Context: an optimization exercise on an open-source flow, tuned for small area and a short achievable clock period. The choices shown serve that exercise and are no tape-out recipe.
Function was checked by simulation only, so behaviour that the tests miss may differ from the original.
The series may have gaps, and a smaller design here may also do less where the tests do not look.
Power and IR drop assume default switching activity.

$ cat flow/design.v
module Adder(
  input         io_cin,
  input  [31:0] io_A_in,
  input  [31:0] io_B_in,
  output        io_zero,
  output        io_carry,
  output        io_overflow,
  output        io_negative,
  output [31:0] io_O_out
);
  wire [31:0] _B_in_not_T_1 = ~io_B_in;  
  wire [31:0] B_in_not = io_cin ? _B_in_not_T_1 : io_B_in;  
  wire [32:0] _res_T = io_A_in + B_in_not;  
  wire [32:0] _GEN_0 = {{32'd0}, io_cin};  
  wire [33:0] res = _res_T + _GEN_0;  
  assign io_zero = io_O_out == 32'h0;  
  assign io_carry = res[32];  
  assign io_overflow = io_A_in[31] & B_in_not[31] & ~res[31] | ~io_A_in[31] & ~B_in_not[31] & res[31];  
  assign io_negative = res[31];  
  assign io_O_out = res[31:0];  
endmodule
module ALU(
  input         clock,
  input         reset,
  input  [31:0] io_A_in,
  input  [31:0] io_B_in,
  input  [3:0]  io_ALU_op,
  output [31:0] io_ALU_out,
  output        io_Zero,
  output        io_Less,
  output        io_Overflow_out
);
  wire  adder_io_cin;  
  wire [31:0] adder_io_A_in;  
  wire [31:0] adder_io_B_in;  
  wire  adder_io_zero;  
  wire  adder_io_carry;  
  wire  adder_io_overflow;  
  wire  adder_io_negative;  
  wire [31:0] adder_io_O_out;  
  wire  _ctrl_T_1 = ~io_ALU_op[3];  
  wire  _ctrl_T_3 = ~io_ALU_op[1];  
  wire  _ctrl_T_10 = ~io_ALU_op[3] & io_ALU_op[2] & io_ALU_op[0];  
  wire  _ctrl_T_14 = io_ALU_op[3] & io_ALU_op[1];  
  wire  ctrl_hi = ~io_ALU_op[3] & ~io_ALU_op[1] | ~io_ALU_op[3] & io_ALU_op[2] & io_ALU_op[0] | io_ALU_op[3] & io_ALU_op
    [1];  
  wire  _ctrl_T_18 = ~io_ALU_op[2];  
  wire  ctrl_hi_1 = _ctrl_T_1 & ~io_ALU_op[2] & _ctrl_T_3 | io_ALU_op[3] & ~io_ALU_op[2] & ~io_ALU_op[0] | io_ALU_op[2]
     & io_ALU_op[1] & ~io_ALU_op[0] | _ctrl_T_14;  
  wire  ctrl_lo = _ctrl_T_18 & _ctrl_T_3 | _ctrl_T_10 | io_ALU_op[3] & io_ALU_op[2] & io_ALU_op[1];  
  wire [2:0] ctrl = {ctrl_hi,ctrl_hi_1,ctrl_lo};  
  wire [31:0] _A_in_not_T_1 = ~io_A_in;  
  wire [31:0] A_in_not = io_ALU_op[0] ? _A_in_not_T_1 : io_A_in;  
  wire  tocount_31 = ~A_in_not[31];  
  wire  tocount_30 = tocount_31 & ~A_in_not[30];  
  wire  tocount_29 = tocount_30 & ~A_in_not[29];  
  wire  tocount_28 = tocount_29 & ~A_in_not[28];  
  wire  tocount_27 = tocount_28 & ~A_in_not[27];  
  wire  tocount_26 = tocount_27 & ~A_in_not[26];  
  wire  tocount_25 = tocount_26 & ~A_in_not[25];  
  wire  tocount_24 = tocount_25 & ~A_in_not[24];  
  wire  tocount_23 = tocount_24 & ~A_in_not[23];  
  wire  tocount_22 = tocount_23 & ~A_in_not[22];  
  wire  tocount_21 = tocount_22 & ~A_in_not[21];  
  wire  tocount_20 = tocount_21 & ~A_in_not[20];  
  wire  tocount_19 = tocount_20 & ~A_in_not[19];  
  wire  tocount_18 = tocount_19 & ~A_in_not[18];  
  wire  tocount_17 = tocount_18 & ~A_in_not[17];  
  wire  tocount_16 = tocount_17 & ~A_in_not[16];  
  wire  tocount_15 = tocount_16 & ~A_in_not[15];  
  wire  tocount_14 = tocount_15 & ~A_in_not[14];  
  wire  tocount_13 = tocount_14 & ~A_in_not[13];  
  wire  tocount_12 = tocount_13 & ~A_in_not[12];  
  wire  tocount_11 = tocount_12 & ~A_in_not[11];  
  wire  tocount_10 = tocount_11 & ~A_in_not[10];  
  wire  tocount_9 = tocount_10 & ~A_in_not[9];  
  wire  tocount_8 = tocount_9 & ~A_in_not[8];  
  wire  tocount_7 = tocount_8 & ~A_in_not[7];  
  wire  tocount_6 = tocount_7 & ~A_in_not[6];  
  wire  tocount_5 = tocount_6 & ~A_in_not[5];  
  wire  tocount_4 = tocount_5 & ~A_in_not[4];  
  wire  tocount_3 = tocount_4 & ~A_in_not[3];  
  wire  tocount_2 = tocount_3 & ~A_in_not[2];  
  wire  tocount_1 = tocount_2 & ~A_in_not[1];  
  wire  tocount_0 = tocount_1 & ~A_in_not[0];  
  wire [5:0] count_31 = {{5'd0}, tocount_31};  
  wire [5:0] _count_30_T_1 = count_31 + 6'h1;  
  wire [5:0] count_30 = tocount_30 ? _count_30_T_1 : count_31;  
  wire [5:0] _count_29_T_1 = count_30 + 6'h1;  
  wire [5:0] count_29 = tocount_29 ? _count_29_T_1 : count_30;  
  wire [5:0] _count_28_T_1 = count_29 + 6'h1;  
  wire [5:0] count_28 = tocount_28 ? _count_28_T_1 : count_29;  
  wire [5:0] _count_27_T_1 = count_28 + 6'h1;  
  wire [5:0] count_27 = tocount_27 ? _count_27_T_1 : count_28;  
  wire [5:0] _count_26_T_1 = count_27 + 6'h1;  
  wire [5:0] count_26 = tocount_26 ? _count_26_T_1 : count_27;  
  wire [5:0] _count_25_T_1 = count_26 + 6'h1;  
  wire [5:0] count_25 = tocount_25 ? _count_25_T_1 : count_26;  
  wire [5:0] _count_24_T_1 = count_25 + 6'h1;  
  wire [5:0] count_24 = tocount_24 ? _count_24_T_1 : count_25;  
  wire [5:0] _count_23_T_1 = count_24 + 6'h1;  
  wire [5:0] count_23 = tocount_23 ? _count_23_T_1 : count_24;  
  wire [5:0] _count_22_T_1 = count_23 + 6'h1;  
  wire [5:0] count_22 = tocount_22 ? _count_22_T_1 : count_23;  
  wire [5:0] _count_21_T_1 = count_22 + 6'h1;  
  wire [5:0] count_21 = tocount_21 ? _count_21_T_1 : count_22;  
  wire [5:0] _count_20_T_1 = count_21 + 6'h1;  
  wire [5:0] count_20 = tocount_20 ? _count_20_T_1 : count_21;  
  wire [5:0] _count_19_T_1 = count_20 + 6'h1;  
  wire [5:0] count_19 = tocount_19 ? _count_19_T_1 : count_20;  
  wire [5:0] _count_18_T_1 = count_19 + 6'h1;  
  wire [5:0] count_18 = tocount_18 ? _count_18_T_1 : count_19;  
  wire [5:0] _count_17_T_1 = count_18 + 6'h1;  
  wire [5:0] count_17 = tocount_17 ? _count_17_T_1 : count_18;  
  wire [5:0] _count_16_T_1 = count_17 + 6'h1;  
  wire [5:0] count_16 = tocount_16 ? _count_16_T_1 : count_17;  
  wire [5:0] _count_15_T_1 = count_16 + 6'h1;  
  wire [5:0] count_15 = tocount_15 ? _count_15_T_1 : count_16;  
  wire [5:0] _count_14_T_1 = count_15 + 6'h1;  
  wire [5:0] count_14 = tocount_14 ? _count_14_T_1 : count_15;  
  wire [5:0] _count_13_T_1 = count_14 + 6'h1;  
  wire [5:0] count_13 = tocount_13 ? _count_13_T_1 : count_14;  
  wire [5:0] _count_12_T_1 = count_13 + 6'h1;  
  wire [5:0] count_12 = tocount_12 ? _count_12_T_1 : count_13;  
  wire [5:0] _count_11_T_1 = count_12 + 6'h1;  
  wire [5:0] count_11 = tocount_11 ? _count_11_T_1 : count_12;  
  wire [5:0] _count_10_T_1 = count_11 + 6'h1;  
  wire [5:0] count_10 = tocount_10 ? _count_10_T_1 : count_11;  
  wire [5:0] _count_9_T_1 = count_10 + 6'h1;  
  wire [5:0] count_9 = tocount_9 ? _count_9_T_1 : count_10;  
  wire [5:0] _count_8_T_1 = count_9 + 6'h1;  
  wire [5:0] count_8 = tocount_8 ? _count_8_T_1 : count_9;  
  wire [5:0] _count_7_T_1 = count_8 + 6'h1;  
  wire [5:0] count_7 = tocount_7 ? _count_7_T_1 : count_8;  
  wire [5:0] _count_6_T_1 = count_7 + 6'h1;  
  wire [5:0] count_6 = tocount_6 ? _count_6_T_1 : count_7;  
  wire [5:0] _count_5_T_1 = count_6 + 6'h1;  
  wire [5:0] count_5 = tocount_5 ? _count_5_T_1 : count_6;  
  wire [5:0] _count_4_T_1 = count_5 + 6'h1;  
  wire [5:0] count_4 = tocount_4 ? _count_4_T_1 : count_5;  
  wire [5:0] _count_3_T_1 = count_4 + 6'h1;  
  wire [5:0] count_3 = tocount_3 ? _count_3_T_1 : count_4;  
  wire [5:0] _count_2_T_1 = count_3 + 6'h1;  
  wire [5:0] count_2 = tocount_2 ? _count_2_T_1 : count_3;  
  wire [5:0] _count_1_T_1 = count_2 + 6'h1;  
  wire [5:0] count_1 = tocount_1 ? _count_1_T_1 : count_2;  
  wire [5:0] _count_0_T_1 = count_1 + 6'h1;  
  wire [5:0] count_0 = tocount_0 ? _count_0_T_1 : count_1;  
  wire [31:0] _io_ALU_out_T = io_A_in ^ io_B_in;  
  wire [31:0] _io_ALU_out_T_1 = io_A_in | io_B_in;  
  wire [31:0] _io_ALU_out_T_3 = ~_io_ALU_out_T_1;  
  wire [31:0] _io_ALU_out_T_4 = io_A_in & io_B_in;  
  wire [15:0] io_ALU_out_hi = io_B_in[15] ? 16'hffff : 16'h0;  
  wire [15:0] io_ALU_out_lo = io_B_in[15:0];  
  wire [31:0] _io_ALU_out_T_9 = {io_ALU_out_hi,io_ALU_out_lo};  
  wire [23:0] io_ALU_out_hi_1 = io_B_in[7] ? 24'hffffff : 24'h0;  
  wire [7:0] io_ALU_out_lo_1 = io_B_in[7:0];  
  wire [31:0] _io_ALU_out_T_12 = {io_ALU_out_hi_1,io_ALU_out_lo_1};  
  wire [31:0] _io_ALU_out_T_13 = io_ALU_op[0] ? _io_ALU_out_T_9 : _io_ALU_out_T_12;  
  wire [31:0] _GEN_2 = ctrl == 3'h7 ? adder_io_O_out : 32'h0;  
  wire [31:0] _GEN_3 = ctrl == 3'h6 ? _io_ALU_out_T_13 : _GEN_2;  
  wire [31:0] _GEN_4 = ctrl == 3'h5 ? {{31'd0}, io_Less} : _GEN_3;  
  wire [31:0] _GEN_5 = ctrl == 3'h4 ? _io_ALU_out_T_4 : _GEN_4;  
  wire [31:0] _GEN_6 = ctrl == 3'h3 ? _io_ALU_out_T_3 : _GEN_5;  
  wire [31:0] _GEN_7 = ctrl == 3'h2 ? _io_ALU_out_T_1 : _GEN_6;  
  wire [31:0] _GEN_8 = ctrl == 3'h1 ? _io_ALU_out_T : _GEN_7;  
  Adder adder (  
    .io_cin(adder_io_cin),
    .io_A_in(adder_io_A_in),
    .io_B_in(adder_io_B_in),
    .io_zero(adder_io_zero),
    .io_carry(adder_io_carry),
    .io_overflow(adder_io_overflow),
    .io_negative(adder_io_negative),
    .io_O_out(adder_io_O_out)
  );
  assign io_ALU_out = ctrl == 3'h0 ? {{26'd0}, count_0} : _GEN_8;  
  assign io_Zero = adder_io_zero;  
  assign io_Less = io_ALU_op == 4'h7 ? ~adder_io_carry : adder_io_overflow ^ adder_io_negative;  
  assign io_Overflow_out = io_ALU_op[3:1] == 3'h7 & adder_io_overflow;  
  assign adder_io_cin = io_ALU_op[0];  
  assign adder_io_A_in = io_A_in;  
  assign adder_io_B_in = io_B_in;  
endmodule
module Shifter(
  input         clock,
  input         reset,
  input  [31:0] io_in,
  input  [4:0]  io_amount,
  input  [1:0]  io_operation,
  output [31:0] io_out
);
  wire [63:0] extended_in = {io_in,32'h0};  
  wire [62:0] _GEN_3 = {{31'd0}, io_in};  
  wire [62:0] _io_out_T = _GEN_3 << io_amount;  
  wire [31:0] _io_out_T_1 = io_in >> io_amount;  
  wire [31:0] _io_out_T_4 = $signed(io_in) >>> io_amount;  
  wire [63:0] _io_out_T_5 = extended_in >> io_amount;  
  wire [31:0] _io_out_T_9 = _io_out_T_5[63:32] | _io_out_T_5[31:0];  
  wire [31:0] _GEN_0 = io_operation == 2'h3 ? _io_out_T_4 : _io_out_T_9;  
  wire [31:0] _GEN_1 = io_operation == 2'h1 ? _io_out_T_1 : _GEN_0;  
  wire [62:0] _GEN_2 = io_operation == 2'h0 ? _io_out_T : {{31'd0}, _GEN_1};  
  assign io_out = _GEN_2[31:0];
endmodule
module Register(
  input          clock,
  input          reset,
  input  [4:0]   io_Rs_addr,
  input  [4:0]   io_Rt_addr,
  input  [4:0]   io_Rd_addr,
  input  [31:0]  io_Rd_in,
  input  [3:0]   io_Rd_byte_w_en,
  output [31:0]  io_Rs_out,
  output [31:0]  io_Rt_out,
  output [1023:0] io_register_for_peek
);
  wire [31:0] regs [0:31];
  assign io_Rs_out = regs[io_Rs_addr];
  assign io_Rt_out = regs[io_Rt_addr];
  genvar i;
  generate
    for (i = 0; i < 32; i = i + 1) begin : g_reg
      reg [31:0] r;
      assign regs[i] = r;
      assign io_register_for_peek[32*i +: 32] = r;
      always @(posedge clock) begin
        if (reset) begin
          r <= 32'h0;
        end else if (io_Rd_addr != 5'h0 && io_Rd_addr == i) begin
          if (io_Rd_byte_w_en[0]) r[7:0]     <= io_Rd_in[7:0];
          if (io_Rd_byte_w_en[1]) r[15:8]   <= io_Rd_in[15:8];
          if (io_Rd_byte_w_en[2]) r[23:16] <= io_Rd_in[23:16];
          if (io_Rd_byte_w_en[3]) r[31:24] <= io_Rd_in[31:24];
        end
      end
    end
  endgenerate
endmodule
module PCRegister(
  input         clock,
  input         reset,
  input  [29:0] io_w_data,
  input         io_w_en,
  output [29:0] io_pc
);
  reg [29:0] pc;
  assign io_pc = pc;
  always @(posedge clock) begin
    if (reset) pc <= 30'h0;
    else if (io_w_en) pc <= io_w_data;
  end
endmodule
module CPU(
  input         clock,
  input         reset,
  input  [31:0] io_instruction,
  output [31:0] io_register_for_peek_0,
  output [31:0] io_register_for_peek_1,
  output [31:0] io_register_for_peek_2,
  output [31:0] io_register_for_peek_3,
  output [31:0] io_register_for_peek_4,
  output [31:0] io_register_for_peek_5,
  output [31:0] io_register_for_peek_6,
  output [31:0] io_register_for_peek_7,
  output [31:0] io_register_for_peek_8,
  output [31:0] io_register_for_peek_9,
  output [31:0] io_register_for_peek_10,
  output [31:0] io_register_for_peek_11,
  output [31:0] io_register_for_peek_12,
  output [31:0] io_register_for_peek_13,
  output [31:0] io_register_for_peek_14,
  output [31:0] io_register_for_peek_15,
  output [31:0] io_register_for_peek_16,
  output [31:0] io_register_for_peek_17,
  output [31:0] io_register_for_peek_18,
  output [31:0] io_register_for_peek_19,
  output [31:0] io_register_for_peek_20,
  output [31:0] io_register_for_peek_21,
  output [31:0] io_register_for_peek_22,
  output [31:0] io_register_for_peek_23,
  output [31:0] io_register_for_peek_24,
  output [31:0] io_register_for_peek_25,
  output [31:0] io_register_for_peek_26,
  output [31:0] io_register_for_peek_27,
  output [31:0] io_register_for_peek_28,
  output [31:0] io_register_for_peek_29,
  output [31:0] io_register_for_peek_30,
  output [31:0] io_register_for_peek_31,
  output [29:0] io_pc_for_peek
);
  wire [29:0]   pc;
  wire [29:0]   pc_w_data;
  wire [31:0]   rs_out;
  wire [31:0]   rt_out;
  wire [1023:0] peek;
  wire [31:0]   shift_out;
  wire [31:0]   alu_out;
  wire          alu_zero;
  wire          alu_less;
  wire          alu_overflow;
  reg  [3:0]    alu_op;
  wire [5:0]  opcode  = io_instruction[31:26];
  wire [4:0]  rs      = io_instruction[25:21];
  wire [4:0]  rt      = io_instruction[20:16];
  wire [4:0]  rd      = io_instruction[15:11];
  wire [4:0]  shamt   = io_instruction[10:6];
  wire [5:0]  funct   = io_instruction[5:0];
  wire [15:0] imm     = io_instruction[15:0];
  wire [25:0] address = io_instruction[25:0];
  wire jump        = (opcode == 6'b000011) | (opcode == 6'b000000 & funct == 6'b001001);
  wire jal_or_jalr = (opcode == 6'b000000 & funct == 6'b001001);
  wire branch      = (opcode == 6'b000100) | (opcode == 6'b000101) | (opcode == 6'b000001);
  wire [1:0] branch_select = {opcode[2], opcode[2] ? opcode[0] : rt[0]};
  wire ext_w_sign  = ((opcode[3] | funct[3]) & ~opcode[2]) | branch;
  wire input_zero  = (opcode == 6'b000001);
  wire write_to_rt = opcode[3];
  wire write_to_31 = jump & ~jal_or_jalr;
  wire alu_or_shift_res = ((opcode[3:0] == 4'b0000) & ~funct[5]) | (opcode[2:0] == 3'b111);
  wire is_arithmetic = (opcode == 6'b001000) |
                       (opcode == 6'b000000 & (funct == 6'b100000 | funct == 6'b100010));
  wire operand_selector = (opcode == 6'b000000) | branch;
  wire lui_or_shift   = ~(opcode == 6'b001111);
  wire shift_r_or_amt = ~funct[2];
  wire [1:0] shift_op = (opcode == 6'b000000) ? {funct[0], funct[1]} : 2'b00;
  always @(*) begin
    if (opcode == 6'b001000 | (opcode == 6'b000000 & funct == 6'b100000))      alu_op = 4'b1110;  
    else if (opcode == 6'b001010 | (opcode == 6'b000000 & funct == 6'b101010)) alu_op = 4'b0101;  
    else if (opcode == 6'b001011 | (opcode == 6'b000000 & funct == 6'b101011)) alu_op = 4'b0111;  
    else if (opcode == 6'b001110 | (opcode == 6'b000000 & funct == 6'b100110)) alu_op = 4'b1001;  
    else if (opcode == 6'b001101 | (opcode == 6'b000000 & funct == 6'b100101)) alu_op = 4'b0110;  
    else if (opcode == 6'b001100 | (opcode == 6'b000000 & funct == 6'b100100)) alu_op = 4'b0100;  
    else if (opcode == 6'b000101 | opcode == 6'b000100 | opcode == 6'b000001)  alu_op = 4'b0001;  
    else if (opcode == 6'b000000 & funct == 6'b100010)                         alu_op = 4'b1111;  
    else                                                                       alu_op = 4'b0000;
  end
  wire [31:0] ext_imm = {{16{ext_w_sign ? imm[15] : 1'b0}}, imm};
  wire branch_condition = branch_select[1] ? (branch_select[0] ? ~alu_zero : alu_zero)
                                           : (branch_select[0] ? ~alu_less : alu_less);
  wire [29:0] pc_plus_4 = pc + 30'h1;
  assign pc_w_data = jump ? (jal_or_jalr ? rs_out[31:2] : {pc[29:26], address})
                          : ((branch & branch_condition) ? pc_plus_4 + ext_imm[29:0] : pc_plus_4);
  wire [4:0]  rt_addr = input_zero ? 5'h0 : rt;
  wire [4:0]  rd_addr = write_to_31 ? 5'h1f : (write_to_rt ? rt : rd);
  wire [31:0] rd_in   = jump ? {pc_plus_4, 2'b00} : (alu_or_shift_res ? shift_out : alu_out);
  wire [3:0]  rd_byte_w_en = (is_arithmetic & alu_overflow) ? 4'b0000 :
                             ((branch & ~jump) ? 4'b0000 : 4'b1111);
  wire [31:0] b_operand    = operand_selector ? rt_out : ext_imm;
  wire [4:0]  shift_amount = lui_or_shift ? (shift_r_or_amt ? shamt : rs_out[4:0]) : 5'd16;
  PCRegister pc_reg (
    .clock(clock),
    .reset(reset),
    .io_w_data(pc_w_data),
    .io_w_en(1'b1),
    .io_pc(pc)
  );
  Register registers (
    .clock(clock),
    .reset(reset),
    .io_Rs_addr(rs),
    .io_Rt_addr(rt_addr),
    .io_Rd_addr(rd_addr),
    .io_Rd_in(rd_in),
    .io_Rd_byte_w_en(rd_byte_w_en),
    .io_Rs_out(rs_out),
    .io_Rt_out(rt_out),
    .io_register_for_peek(peek)
  );
  Shifter shifter (
    .clock(clock),
    .reset(reset),
    .io_in(b_operand),
    .io_amount(shift_amount),
    .io_operation(shift_op),
    .io_out(shift_out)
  );
  ALU alu (
    .clock(clock),
    .reset(reset),
    .io_A_in(rs_out),
    .io_B_in(b_operand),
    .io_ALU_op(alu_op),
    .io_ALU_out(alu_out),
    .io_Zero(alu_zero),
    .io_Less(alu_less),
    .io_Overflow_out(alu_overflow)
  );
  assign io_pc_for_peek = pc;
  assign io_register_for_peek_0 = peek[31:0];
  assign io_register_for_peek_1 = peek[63:32];
  assign io_register_for_peek_2 = peek[95:64];
  assign io_register_for_peek_3 = peek[127:96];
  assign io_register_for_peek_4 = peek[159:128];
  assign io_register_for_peek_5 = peek[191:160];
  assign io_register_for_peek_6 = peek[223:192];
  assign io_register_for_peek_7 = peek[255:224];
  assign io_register_for_peek_8 = peek[287:256];
  assign io_register_for_peek_9 = peek[319:288];
  assign io_register_for_peek_10 = peek[351:320];
  assign io_register_for_peek_11 = peek[383:352];
  assign io_register_for_peek_12 = peek[415:384];
  assign io_register_for_peek_13 = peek[447:416];
  assign io_register_for_peek_14 = peek[479:448];
  assign io_register_for_peek_15 = peek[511:480];
  assign io_register_for_peek_16 = peek[543:512];
  assign io_register_for_peek_17 = peek[575:544];
  assign io_register_for_peek_18 = peek[607:576];
  assign io_register_for_peek_19 = peek[639:608];
  assign io_register_for_peek_20 = peek[671:640];
  assign io_register_for_peek_21 = peek[703:672];
  assign io_register_for_peek_22 = peek[735:704];
  assign io_register_for_peek_23 = peek[767:736];
  assign io_register_for_peek_24 = peek[799:768];
  assign io_register_for_peek_25 = peek[831:800];
  assign io_register_for_peek_26 = peek[863:832];
  assign io_register_for_peek_27 = peek[895:864];
  assign io_register_for_peek_28 = peek[927:896];
  assign io_register_for_peek_29 = peek[959:928];
  assign io_register_for_peek_30 = peek[991:960];
  assign io_register_for_peek_31 = peek[1023:992];
endmodule
$ cat flow/run.sh
#!/bin/bash
# synth_recipe.tcl (not shown) runs the flow's synth.tcl, then flattens the netlist and writes it again
# the make line also repeats each setting of config.mk as NAME=value (left out here)
make -C /OpenROAD-flow-scripts/flow DESIGN_CONFIG=/design/flow/config.mk WORK_HOME=/design/flow/orfs CLKGATE_MAP_FILE= SYNTH_SCRIPT=/design/flow/synth_recipe.tcl finish
$ cat flow/config.mk
export PLATFORM = sky130hd
export DESIGN_NAME = CPU
export DESIGN_NICKNAME = CPU
export VERILOG_FILES = /design/flow/design.v
export SDC_FILE = /design/flow/constraint.sdc
export NUM_CORES = 4
export LEC_CHECK = 0
export CAP_MARGIN = 20
export CORE_MARGIN = 2
export CORE_UTILIZATION = 25
export SLEW_MARGIN = 20
$ cat flow/constraint.sdc
create_clock -name core_clock -period 12.0 [get_ports {clock}]
set_input_delay 2.4000 -clock core_clock [delete_from_list [all_inputs] [get_ports {clock}]]
set_output_delay 2.4000 -clock core_clock [all_outputs]
set_load 0.01 [all_outputs]
**Run 1: track usage over the die**

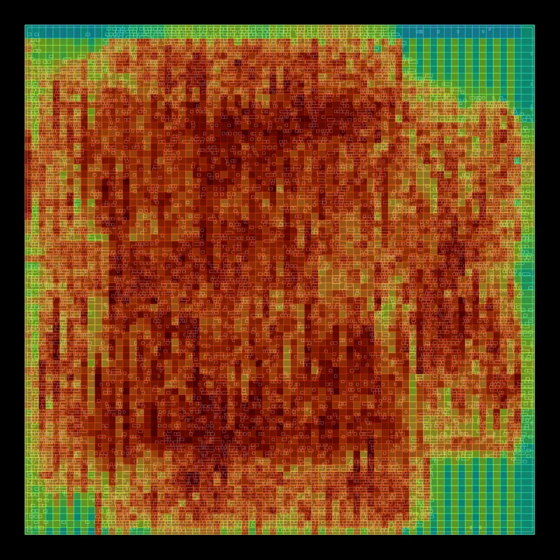
Top Usage Layer GRT: met2
detailed-route wire length per cell: 52.1 um

**Run 1: cells coloured by class**

Scale: 1 px per um.
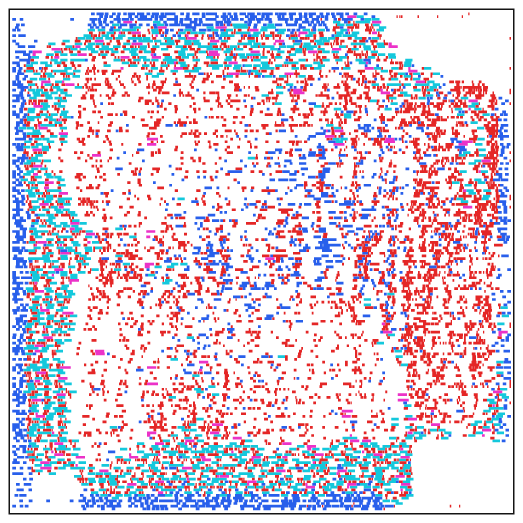
colour	class	cells	share of their area
blue	remaining buffers and delay cells	1925	23%
magenta	clock drivers and dummy loads	201	4.5%
red	remaining logic cells	6105	47%
cyan	registers	1022	25%
post-route cell area: 86600 sq um
utilization after layout: 34.9%
Core Box Area: 248000 sq um
sequential cell area share: 23.6%
FP Rows: 183

**Run 1: metal layers overlaid**

Scale: 1 px per um.
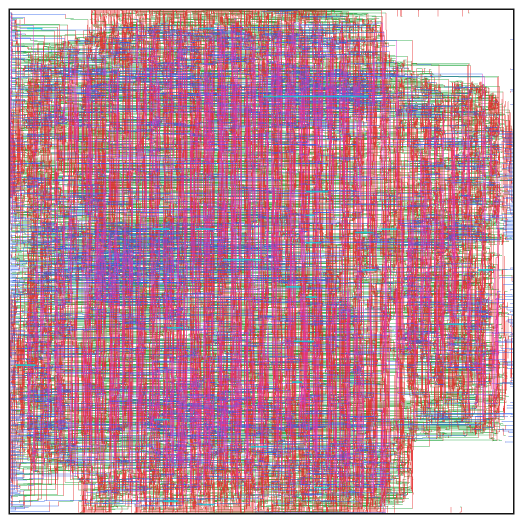
colour	layer	wire length
green	M1	240 mm
red	M2	268 mm
blue	M3	81.6 mm
cyan	M5	463 um
magenta	M4	67.8 mm

==> results.yml, run 1 <==
timing:
  setup-tns-final_ps: 0
  post-route-min-period_ps: 11480
  maxSlewHeadroom_pct: 13.5
  rsz0062_at_grt: "false"
  slew_viol_final: 0
  finalClockSkew_ps: 70.2
  finalSetupViolCount: 0
  worst_slew_pin_slew_ps: 1300
  fmaxAchievable_mhz: 87.1
floorplan:
  die_w_um: 503
  ios: 1088
  start_util_pct: 25.1
  die_area_sq_um: 253000
synth:
  mappedNetlistArea_sq_um: 62300
  synth-edff-count: 0
  syn_inst: 8025
  ys_top_cells_by_area: "dfxtp_1 (33%), o21ai_0 (5.7%), a22oi_1 (5.2%)"
  synth_top_area_share_pct: 32.9
  yosys.area_share.adder_pct: 2.63
  synth_top_family_by_area: "compound AO/OA/AOI/OAI gates"
  synth_xor_xnor_area_share_pct: 1.45
  ys_seq_area_share_pct: 32.9
  synth_top_area_cell: "dfxtp_1"
  synth_compound_area_share_pct: 32.6
  synth_flop_cell: "dfxtp_1"
  yosysWarnings: 3
  syn_area_per_cell_sq_um: 7.76
  async_flop_share_pct: 0
  synth_mux_area_share_pct: 4.09
  synth_cell_types: 113
detailed_routing:
  drt_first_pass_iters: 10
  vias: 86300
  drt-total-wl_mm: 658
  post_drt_via_cell_ratio: 6.83
  dr.first_iter.drc_count: 15700
finish:
  inverters: 103
  fillers: 25700
  stdcell_count: 12600
  largest_reg_flops: 992
  seq_cells: 1022
  n_clock_buffer: 153
  largest_cell_class: "multi-input gates"
  fin_nets: 9326
  multi_input_area_share_pct: 44.7
  antenna_cells: 55
  seqCellArea_sq_um: 20500
  area_growth_pct: 39.2
  drive_gt1_share_pct: 14.6
  multi_input_area_sq_um: 38700
  clk_share_pct: 4.30
clocking:
  clkTransAtPathRegs_ps: 60
  clockBufferDepth: 3
  cts_sinks: 1022
  ctsResizeCount: 0
  numCtsBuffers: 109
  post-cts-setup-buffers: 0
  hold_buffers: 0
  cts_max_level: 3
  cts_tree: "built"
  cts_root_buf: "clkbuf_16"
global_routing:
  met1_usage_pct: 58.7
  grt_use_met3_pct: 18.1
  antenna_found_initial: 89
  grt_max_degree: 249
  grt_util_all_layers_pct: 49.6
  grt_pass1_vias: 77300
  grt_use_met2_pct: 71.5
critical_path:
  r2r_slack_ps: 3010
  critPathCapture: "pc_reg.pc[23]"
  slowest_stage: "nor2_4"
  crit_path_end_kind: "flop"
  crit_fanout: 30
  crit_start: "io_instruction[29]"
  reg2reg_to: "pc_reg.pc[23]"
  crit_type: "input pin to flop"
  slowest_delay_ps: 710
  start_kind: "input pin"
  worstPathRequired_ps: 12620
  crit_arrival_ps: 12110
  timing.rr.start: "registers.g_reg[23].r[1]"
  worstRegToRegCells: 36
pwr:
  peakVddDrop_mv: 0.119
  leakage_nw: 31.2
  power.total_mw: 9.66
run_status:
  outcome: "no timing/DRC/antenna violations"
worst_hold_path:
  min_path_cells: 2
  min_path_type: "flop to flop"
  worstHoldStart: "registers.g_reg[30].r[3]"
  hold_end: "registers.g_reg[30].r[3]"
placement:
  io_buffers: 1055
  hpwlAfterDp_mm: 513
  dpl-instance-area_sq_um: 82800
  place.gp.congestion: 1.12
flow_run:
  cap_violations: 0
## run 1: stage by stage
step	setup WS (ps)	hold slack [ps]
detailed placement	45.8	542
floorplan	2030	496
global placement	-57.5	536
global route	174	588
finish	515	556
CTS	866	554
## run 1: cell usage in the layout (no fill, tap or decap), drive strengths merged, types with 112 or more instances in the layout
cell | netlist | layout
nand2 | 579 | 579
a211oi | 347 | 347
and3 | 146 | 146
a22oi | 432 | 432
ha | 126 | 126
o21ai | 727 | 727
a22o | 112 | 112
nand3 | 426 | 426
clkdlybuf4s50 | 0 | 1044
dfxtp | 1022 | 1022
buf | 300 | 881
clkbuf | 629 | 153
nor2 | 706 | 706
nand4 | 144 | 144
mux2i | 187 | 187
a21oi | 612 | 612
## run 1: cells in the mapped netlist (28+ instances only)
| master | count |
|---|---|
| o21ai_0 | 712 |
| buf_2 | 201 |
| nand3_1 | 426 |
| dfxtp_1 | 1022 |
| o22ai_1 | 31 |
| a2111oi_0 | 58 |
| o31ai_1 | 28 |
| and2_1 | 59 |
| nand2_1 | 578 |
| xnor2_1 | 83 |
| and3_1 | 144 |
| a21o_1 | 31 |
| ha_1 | 126 |
| buf_1 | 46 |
| o2111a_1 | 30 |
| nand4_1 | 144 |
| a211oi_1 | 343 |
| nor3_1 | 104 |
| a21oi_1 | 605 |
| or3_1 | 29 |
| o21a_1 | 48 |
| a22o_1 | 112 |
| mux2i_1 | 187 |
| clkbuf_1 | 629 |
| o2111ai_1 | 83 |
| buf_4 | 42 |
| nor2b_1 | 28 |
| nor4_1 | 60 |
| nor2_1 | 705 |
| a22oi_1 | 432 |
| o211ai_1 | 55 |
| inv_1 | 99 |
| a221oi_1 | 70 |
| mux2_2 | 50 |
| a31oi_1 | 83 |
## run 1: report_power, final
group	switching, mW	internal [mW]	leakage (nW)
logic	1.65	0.654	21.2
registers	0.262	3.47	8.26
clock network	1.64	1.99	1.81
total	3.55	6.12	31.2
## run 1: critical path, delay by kind of cell
kind	cells	cell delay, ps
AO/OA/AOI/OAI	16	3690
XOR/XNOR	1	230
adder cells (fa/ha/maj)	2	820
buffers and inverters	7	2020
AND/OR/NAND/NOR	13	2890
## run 1: layer usage
| metal | routed length [um] | up-vias |
|---|---|---|
| met5 | 462 | - |
| met4 | 67800 | 50 |
| met3 | 81600 | 2489 |
| met2 | 268000 | 8194 |
| met1 | 240000 | 43000 |
| li1 | - | 32500 |
--- run 2 (changed files replaced; the others as in run 1) ---
==> flow/design.v <==
module ALU(
  input  [31:0] io_A_in,
  input  [31:0] io_B_in,
  input         io_sub,        
  input         io_unsigned,   
  input         io_sel_logic,  
  input         io_sel_slt,    
  input  [1:0]  io_logic_op,   
  output [31:0] io_out,
  output        io_overflow
);
  wire [31:0] b   = io_sub ? ~io_B_in : io_B_in;
  wire [31:0] sum = io_A_in + b + {31'h0, io_sub};
  assign io_overflow = (io_A_in[31] == b[31]) & (sum[31] != io_A_in[31]);
  wire diff_sign = io_A_in[31] ^ io_B_in[31];
  wire less = diff_sign ? (io_unsigned ? io_B_in[31] : io_A_in[31]) : sum[31];
  reg [31:0] lg;
  always @(*) begin
    case (io_logic_op)
      2'b00: lg = io_A_in & io_B_in;
      2'b01: lg = io_A_in | io_B_in;
      2'b10: lg = io_A_in ^ io_B_in;
      default: lg = {io_B_in[15:0], 16'h0};
    endcase
  end
  assign io_out = io_sel_logic ? lg : io_sel_slt ? {31'h0, less} : sum;
endmodule
module Shifter(
  input  [31:0] io_in,
  input  [4:0]  io_amount,
  input  [1:0]  io_operation,
  output [31:0] io_out
);
  wire left  = io_operation == 2'b00;
  wire rot   = io_operation == 2'b01;
  wire arith = io_operation == 2'b11;
  function [31:0] rev(input [31:0] x);
    integer k;
    for (k = 0; k < 32; k = k + 1) rev[k] = x[31-k];
  endfunction
  wire [31:0] x0 = left ? rev(io_in) : io_in;
  wire fill = arith & io_in[31];
  wire [31:0] s1  = io_amount[0] ? {rot ? x0[0]    : {1{fill}},  x0[31:1]}  : x0;
  wire [31:0] s2  = io_amount[1] ? {rot ? s1[1:0]  : {2{fill}},  s1[31:2]}  : s1;
  wire [31:0] s4  = io_amount[2] ? {rot ? s2[3:0]  : {4{fill}},  s2[31:4]}  : s2;
  wire [31:0] s8  = io_amount[3] ? {rot ? s4[7:0]  : {8{fill}},  s4[31:8]}  : s4;
  wire [31:0] s16 = io_amount[4] ? {rot ? s8[15:0] : {16{fill}}, s8[31:16]} : s8;
  assign io_out = left ? rev(s16) : s16;
endmodule
module Register(
  input           clock,
  input           reset,
  input  [31:0]   io_Rs_sel,      
  input  [31:0]   io_Rt_sel,      
  input  [31:0]   io_Rd_we,       
  input  [31:0]   io_Rd_in,
  output [31:0]   io_Rs_out,
  output [31:0]   io_Rt_out,
  output [1023:0] io_register_for_peek
);
  wire [31:0] wd = reset ? 32'h0 : io_Rd_in;
  wire [31:0] rs_terms [0:31];
  wire [31:0] rt_terms [0:31];
  assign io_register_for_peek[31:0] = 32'h0;
  assign rs_terms[0] = 32'h0;
  assign rt_terms[0] = 32'h0;
  genvar i;
  generate
    for (i = 1; i < 32; i = i + 1) begin : g_reg
      reg [31:0] r;
      assign io_register_for_peek[32*i +: 32] = r;
      always @(posedge clock) begin
        if (reset | io_Rd_we[i]) r <= wd;
      end
      assign rs_terms[i] = rs_terms[i-1] | ({32{io_Rs_sel[i]}} & r);
      assign rt_terms[i] = rt_terms[i-1] | ({32{io_Rt_sel[i]}} & r);
    end
  endgenerate
  assign io_Rs_out = rs_terms[31];
  assign io_Rt_out = rt_terms[31];
endmodule
module CPU(
  input         clock,
  input         reset,
  input  [31:0] io_instruction,
  output [31:0] io_register_for_peek_0,
  output [31:0] io_register_for_peek_1,
  output [31:0] io_register_for_peek_2,
  output [31:0] io_register_for_peek_3,
  output [31:0] io_register_for_peek_4,
  output [31:0] io_register_for_peek_5,
  output [31:0] io_register_for_peek_6,
  output [31:0] io_register_for_peek_7,
  output [31:0] io_register_for_peek_8,
  output [31:0] io_register_for_peek_9,
  output [31:0] io_register_for_peek_10,
  output [31:0] io_register_for_peek_11,
  output [31:0] io_register_for_peek_12,
  output [31:0] io_register_for_peek_13,
  output [31:0] io_register_for_peek_14,
  output [31:0] io_register_for_peek_15,
  output [31:0] io_register_for_peek_16,
  output [31:0] io_register_for_peek_17,
  output [31:0] io_register_for_peek_18,
  output [31:0] io_register_for_peek_19,
  output [31:0] io_register_for_peek_20,
  output [31:0] io_register_for_peek_21,
  output [31:0] io_register_for_peek_22,
  output [31:0] io_register_for_peek_23,
  output [31:0] io_register_for_peek_24,
  output [31:0] io_register_for_peek_25,
  output [31:0] io_register_for_peek_26,
  output [31:0] io_register_for_peek_27,
  output [31:0] io_register_for_peek_28,
  output [31:0] io_register_for_peek_29,
  output [31:0] io_register_for_peek_30,
  output [31:0] io_register_for_peek_31,
  output [29:0] io_pc_for_peek
);
  wire [31:0] ins = io_instruction;
  wire [5:0]  op    = ins[31:26];
  wire [4:0]  rs    = ins[25:21];
  wire [4:0]  rt    = ins[20:16];
  wire [4:0]  rd    = ins[15:11];
  wire [4:0]  shamt = ins[10:6];
  wire [5:0]  f     = ins[5:0];
  wire [15:0] imm   = ins[15:0];
  wire is_r    = ~op[3] & ~op[2] & ~op[1] & ~op[0];
  wire is_i    = op[3];                                    
  wire is_jal  = ~op[3] & ~op[2] & op[1] & op[0];
  wire is_br   = ~op[3] & (op[2] | (~op[1] & op[0]));      
  wire r_alu   = f[5];                                     
  wire r_jalr  = ~f[5] & f[3];
  wire r_shift = ~f[5] & ~f[3];
  wire is_link = is_jal | (is_r & r_jalr);
  wire is_shift = is_r & r_shift;
  wire arith   = is_r ? (f[5] & ~f[3] & ~f[2]) : (op[3] & ~op[2] & ~op[1]);
  wire wen     = op[3] | (~op[2] & ~(op[1] ^ op[0]));       
  wire alu_sub      = is_r ? f[1] : op[1];
  wire alu_unsigned = is_r ? f[0] : op[0];
  wire alu_logic    = is_r ? f[2] : op[2];
  wire alu_slt      = is_r ? f[3] : op[1];
  wire [1:0] alu_lop = is_r ? f[1:0] : op[1:0];
  wire [31:0] ext_imm = {{16{imm[15] & ~op[2]}}, imm};
  wire [31:0] rs_sel = 32'h1 << rs;
  wire [31:0] rt_sel = 32'h1 << rt;
  wire [4:0]  waddr  = is_jal ? 5'd31 : (is_i ? rt : rd);
  wire [31:0] wdec   = 32'h1 << waddr;
  wire [31:0] rs_out, rt_out, wd, alu_out, sh_out;
  wire [1023:0] peek;
  wire ovf;
  wire do_write = wen & ~(arith & ovf);
  wire [31:0] we = wdec & {32{do_write}};
  Register registers (
    .clock(clock),
    .reset(reset),
    .io_Rs_sel(rs_sel),
    .io_Rt_sel(rt_sel),
    .io_Rd_we(we),
    .io_Rd_in(wd),
    .io_Rs_out(rs_out),
    .io_Rt_out(rt_out),
    .io_register_for_peek(peek)
  );
  wire [31:0] b_operand = is_r ? rt_out : ext_imm;
  ALU alu (
    .io_A_in(rs_out),
    .io_B_in(b_operand),
    .io_sub(alu_sub),
    .io_unsigned(alu_unsigned),
    .io_sel_logic(alu_logic),
    .io_sel_slt(alu_slt),
    .io_logic_op(alu_lop),
    .io_out(alu_out),
    .io_overflow(ovf)
  );
  Shifter shifter (
    .io_in(rt_out),
    .io_amount(f[2] ? rs_out[4:0] : shamt),
    .io_operation(f[1:0]),
    .io_out(sh_out)
  );
  reg  [29:0] pc;
  wire [29:0] pc1 = pc + 30'h1;
  wire [29:0] br_target = pc1 + {{14{imm[15]}}, imm};
  wire eq = rs_out == rt_out;
  wire taken = op[2] ? (eq ^ op[0]) : (rs_out[31] ^ rt[0]);
  wire [29:0] npc = is_jal ? {pc[29:26], ins[25:0]} :
                    (is_r & r_jalr) ? rs_out[31:2] :
                    (is_br & taken) ? br_target : pc1;
  always @(posedge clock) begin
    if (reset) pc <= 30'h0;
    else pc <= npc;
  end
  assign wd = is_link ? {pc1, 2'b00} : is_shift ? sh_out : alu_out;
  assign io_pc_for_peek = pc;
  assign io_register_for_peek_0 = peek[31:0];
  assign io_register_for_peek_1 = peek[63:32];
  assign io_register_for_peek_2 = peek[95:64];
  assign io_register_for_peek_3 = peek[127:96];
  assign io_register_for_peek_4 = peek[159:128];
  assign io_register_for_peek_5 = peek[191:160];
  assign io_register_for_peek_6 = peek[223:192];
  assign io_register_for_peek_7 = peek[255:224];
  assign io_register_for_peek_8 = peek[287:256];
  assign io_register_for_peek_9 = peek[319:288];
  assign io_register_for_peek_10 = peek[351:320];
  assign io_register_for_peek_11 = peek[383:352];
  assign io_register_for_peek_12 = peek[415:384];
  assign io_register_for_peek_13 = peek[447:416];
  assign io_register_for_peek_14 = peek[479:448];
  assign io_register_for_peek_15 = peek[511:480];
  assign io_register_for_peek_16 = peek[543:512];
  assign io_register_for_peek_17 = peek[575:544];
  assign io_register_for_peek_18 = peek[607:576];
  assign io_register_for_peek_19 = peek[639:608];
  assign io_register_for_peek_20 = peek[671:640];
  assign io_register_for_peek_21 = peek[703:672];
  assign io_register_for_peek_22 = peek[735:704];
  assign io_register_for_peek_23 = peek[767:736];
  assign io_register_for_peek_24 = peek[799:768];
  assign io_register_for_peek_25 = peek[831:800];
  assign io_register_for_peek_26 = peek[863:832];
  assign io_register_for_peek_27 = peek[895:864];
  assign io_register_for_peek_28 = peek[927:896];
  assign io_register_for_peek_29 = peek[959:928];
  assign io_register_for_peek_30 = peek[991:960];
  assign io_register_for_peek_31 = peek[1023:992];
endmodule
**Run 2: clock distribution**

Scale: 1 px per um.
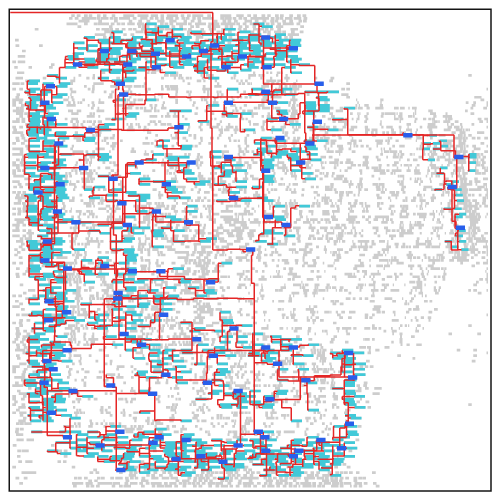
[red] clock wires | length: 14800 um
[cyan] flip-flops | count: 1022
[blue] clock-net drivers | count: 111
routed clock nets	112

==> run 2 against run 1 <==
  * First-iteration DRC count shrank 20%
  * Register-to-register slack gained 910 ps
  * Fmax grew 4.1%
  * Synthesized cell count shrank 37%
  * Still clean on timing, DRC and antenna
  * Global-route usage shrank 7.4 points
  * Highest routed layer unchanged
  * Critical endpoint is now registers.g_reg[6].r[4]
  * Core utilization shrank 0.39 points
  * Worst setup slack gained 450 ps
  * Area after synthesis shrank 8.9%
==> results.yml, run 2 <==
finish:
  multi_input_area_sq_um: 25300
  layout_commonest_cell: "clkdlybuf4s50_1"
  drive_gt1_share_pct: 13.5
  layout_common_cells: "clkdlybuf4s50_1 (1042), edfxtp_1 (992), and3_1 (549)"
  fillers: 22500
  fin_nets: 6337
  largest_reg_flops: 992
  fin_util_pct: 34.5
  area_growth_pct: 37.0
  fin_area_sq_um: 77700
  stdcell_count: 9315
synth:
  synth_flop_cell: "edfxtp_1"
  yosysWarnings: 4
  synth.most_common_cell: "edfxtp_1"
  syn_inst: 5036
placement:
  hpwlAfterDp_mm: 384
  dpl-instance-area_sq_um: 73900
  dp_slack_ps: 1040
  place.gp.congestion: 1.08
critical_path:
  start_kind: "input pin"
  crit_fanout: 32
  critPathBufInv: 4
  reg2reg_to: "registers.g_reg[6].r[4]"
  crit_arrival_ps: 11420
timing:
  maxSlewHeadroom_pct: 13.3
  layout_setup_ws_ps: 965
  finalSetupViolCount: 0
  slew_viol_final: 0
  worst_slew_pin_slew_ps: 1300
  finalClockSkew_ps: 64.9
clocking:
  post-cts-setup-buffers: 0
  clockBufferDepth: 3
  numCtsBuffers: 111
  cts_tree: "built"
  cts_max_level: 3
  hold_buffers: 0
  cts_root_buf: "clkbuf_16"
pwr:
  peakVddDrop_mv: 0.106
worst_hold_path:
  worstHoldStart: "pc[28]"
  min_path_type: "flop to flop"
  min_path_cells: 2
detailed_routing:
  wire_per_inst_um: 54.6
  drt_first_pass_iters: 14
  vias: 63500
global_routing:
  antenna_found_initial: 72
  grt_pass1_vias: 57100
run_status:
  outcome: "no timing/DRC/antenna violations"
floorplan:
  ios: 1088
  core_area_sq_um: 225000
  start_util_pct: 25.2
flow_run:
  cap_violations: 0
**Run 2: PDN straps and rails**

Scale: 1 px per um. Pins as bars on the die edge.
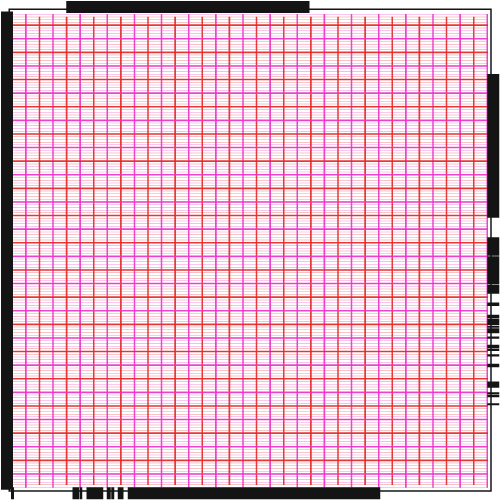
colour	net
magenta	VSS
red	VDD
signal pins	1088
met5 straps	34
rows	174
met4 straps	35

[run 2: cell count changes after synthesis, moves of 408 or more]
| cell | previous run | this run |
|---|---|---|
| o21ai_0 | 712 | 122 |
| dfxtp_1 | 1022 | 30 |
| nor2_1 | 705 | 193 |
| a21oi_1 | 605 | 172 |
| and3_1 | 144 | 552 |
| edfxtp_1 | 0 | 992 |
[run 2: cell type report]
cell class | count | share of cell area (%)
flip-flops and latches | 1022 | 39.1
multi-input cells | 3494 | 32.5
inverters | 99 | 0.478
clock inverters | 80 | 0.931
well taps | 2992 | 4.82
clock buffers | 125 | 3.72
repair buffers | 1448 | 18.2
diodes | 55 | 0.177
[run 2: how the worst max path moves through the flow]
stage | from | endpoint | slack, ps | cells after the start
floorplan | io_instruction[18] | registers.g_reg[10].r[15] | 1670 | 25
global placement | io_instruction[16] | registers.g_reg[6].r[26] | 1010 | 24
detailed placement | io_instruction[16] | registers.g_reg[6].r[17] | 1040 | 24
CTS | io_instruction[16] | registers.g_reg[6].r[0] | 1770 | 24
global route | io_instruction[16] | registers.g_reg[6].r[4] | 1290 | 24
finish | io_instruction[16] | registers.g_reg[6].r[4] | 960 | 24
[run 2: kinds of logic after synthesis]
group | after synthesis | synth area share (%)
simple gates | 1688 | 16.6
buf+inv | 551 | 4.28
compound gates | 1343 | 17.4
fa+ha+maj | 127 | 2.83
other cells | 1 | 0.00661
mux | 159 | 3.07
flops | 1022 | 53.6
xor+xnor | 145 | 2.24
[run 2: worst register-to-register path, cell delays in order (launching register included)]
cell       delay, ps
edfxtp_1         530
and3_1           210
a2111oi_0        730
and4_1           310
nand4_1          670
nand2_1          400
nand2_1          270
xnor2_1          200
ha_1             420
a21oi_1          140
o21ai_0          420
a311oi_1         180
a21oi_1          330
a211oi_2         160
o31ai_1          490
a221o_1          400
mux2i_1          210
or4_1            270
buf_12           270
a31o_4           980
[run 2: layer usage]
metal | share of wire, % | up-vias | GRT usage [%]
met5 | 0.066 | - | 0.580
met4 | 9.8 | 28 | 33.0
met3 | 14 | 1974 | 18.4
met2 | 40 | 6781 | 59.5
met1 | 36 | 32300 | 50.1
li1 | - | 22400 | -
[run 2: report_power, final]
part           internal (mW)  switching [mW]  leakage, nW
Sequential              4.48           0.836         10.5
Combinational           1.30            2.41         17.7
Clock                   1.93            1.64         1.73

-- what the ideal ports hide --
In the flow no input, the clock included, has a driving cell. The finished layouts below were timed again as built, in two steps. Step 1 assumes that a clkbuf_16 drives the clock port and a buf_2 every other input. Step 2 moves the port delays by t, midway between the first and last clock arrival at a register: inputs arrive t later, outputs are due t later. That takes back most of the time a late clock gives input paths. a / b / c = ideal ports / drivers / drivers and shift; a / b = the first two.
| run | shift t [ns] | slack for setup (ns) | hold WS [ns] | cell pins on the clock port's net |
|---|---|---|---|---|
| run 1 | 0.934 | 0.515 / 0.612 / -0.322 | 0.556 / 0.556 / 0.556 | 1 |
| run 2 | 0.899 | 0.965 / 1.034 / 0.135 | 0.555 / 0.555 / 0.555 | 1 |
With both steps, setup timing fails in run 1, where it was met with ideal ports. For run 1, which loses most, drivers alone change the setup slack by +0.097 ns; drivers and shift together by -0.837 ns.
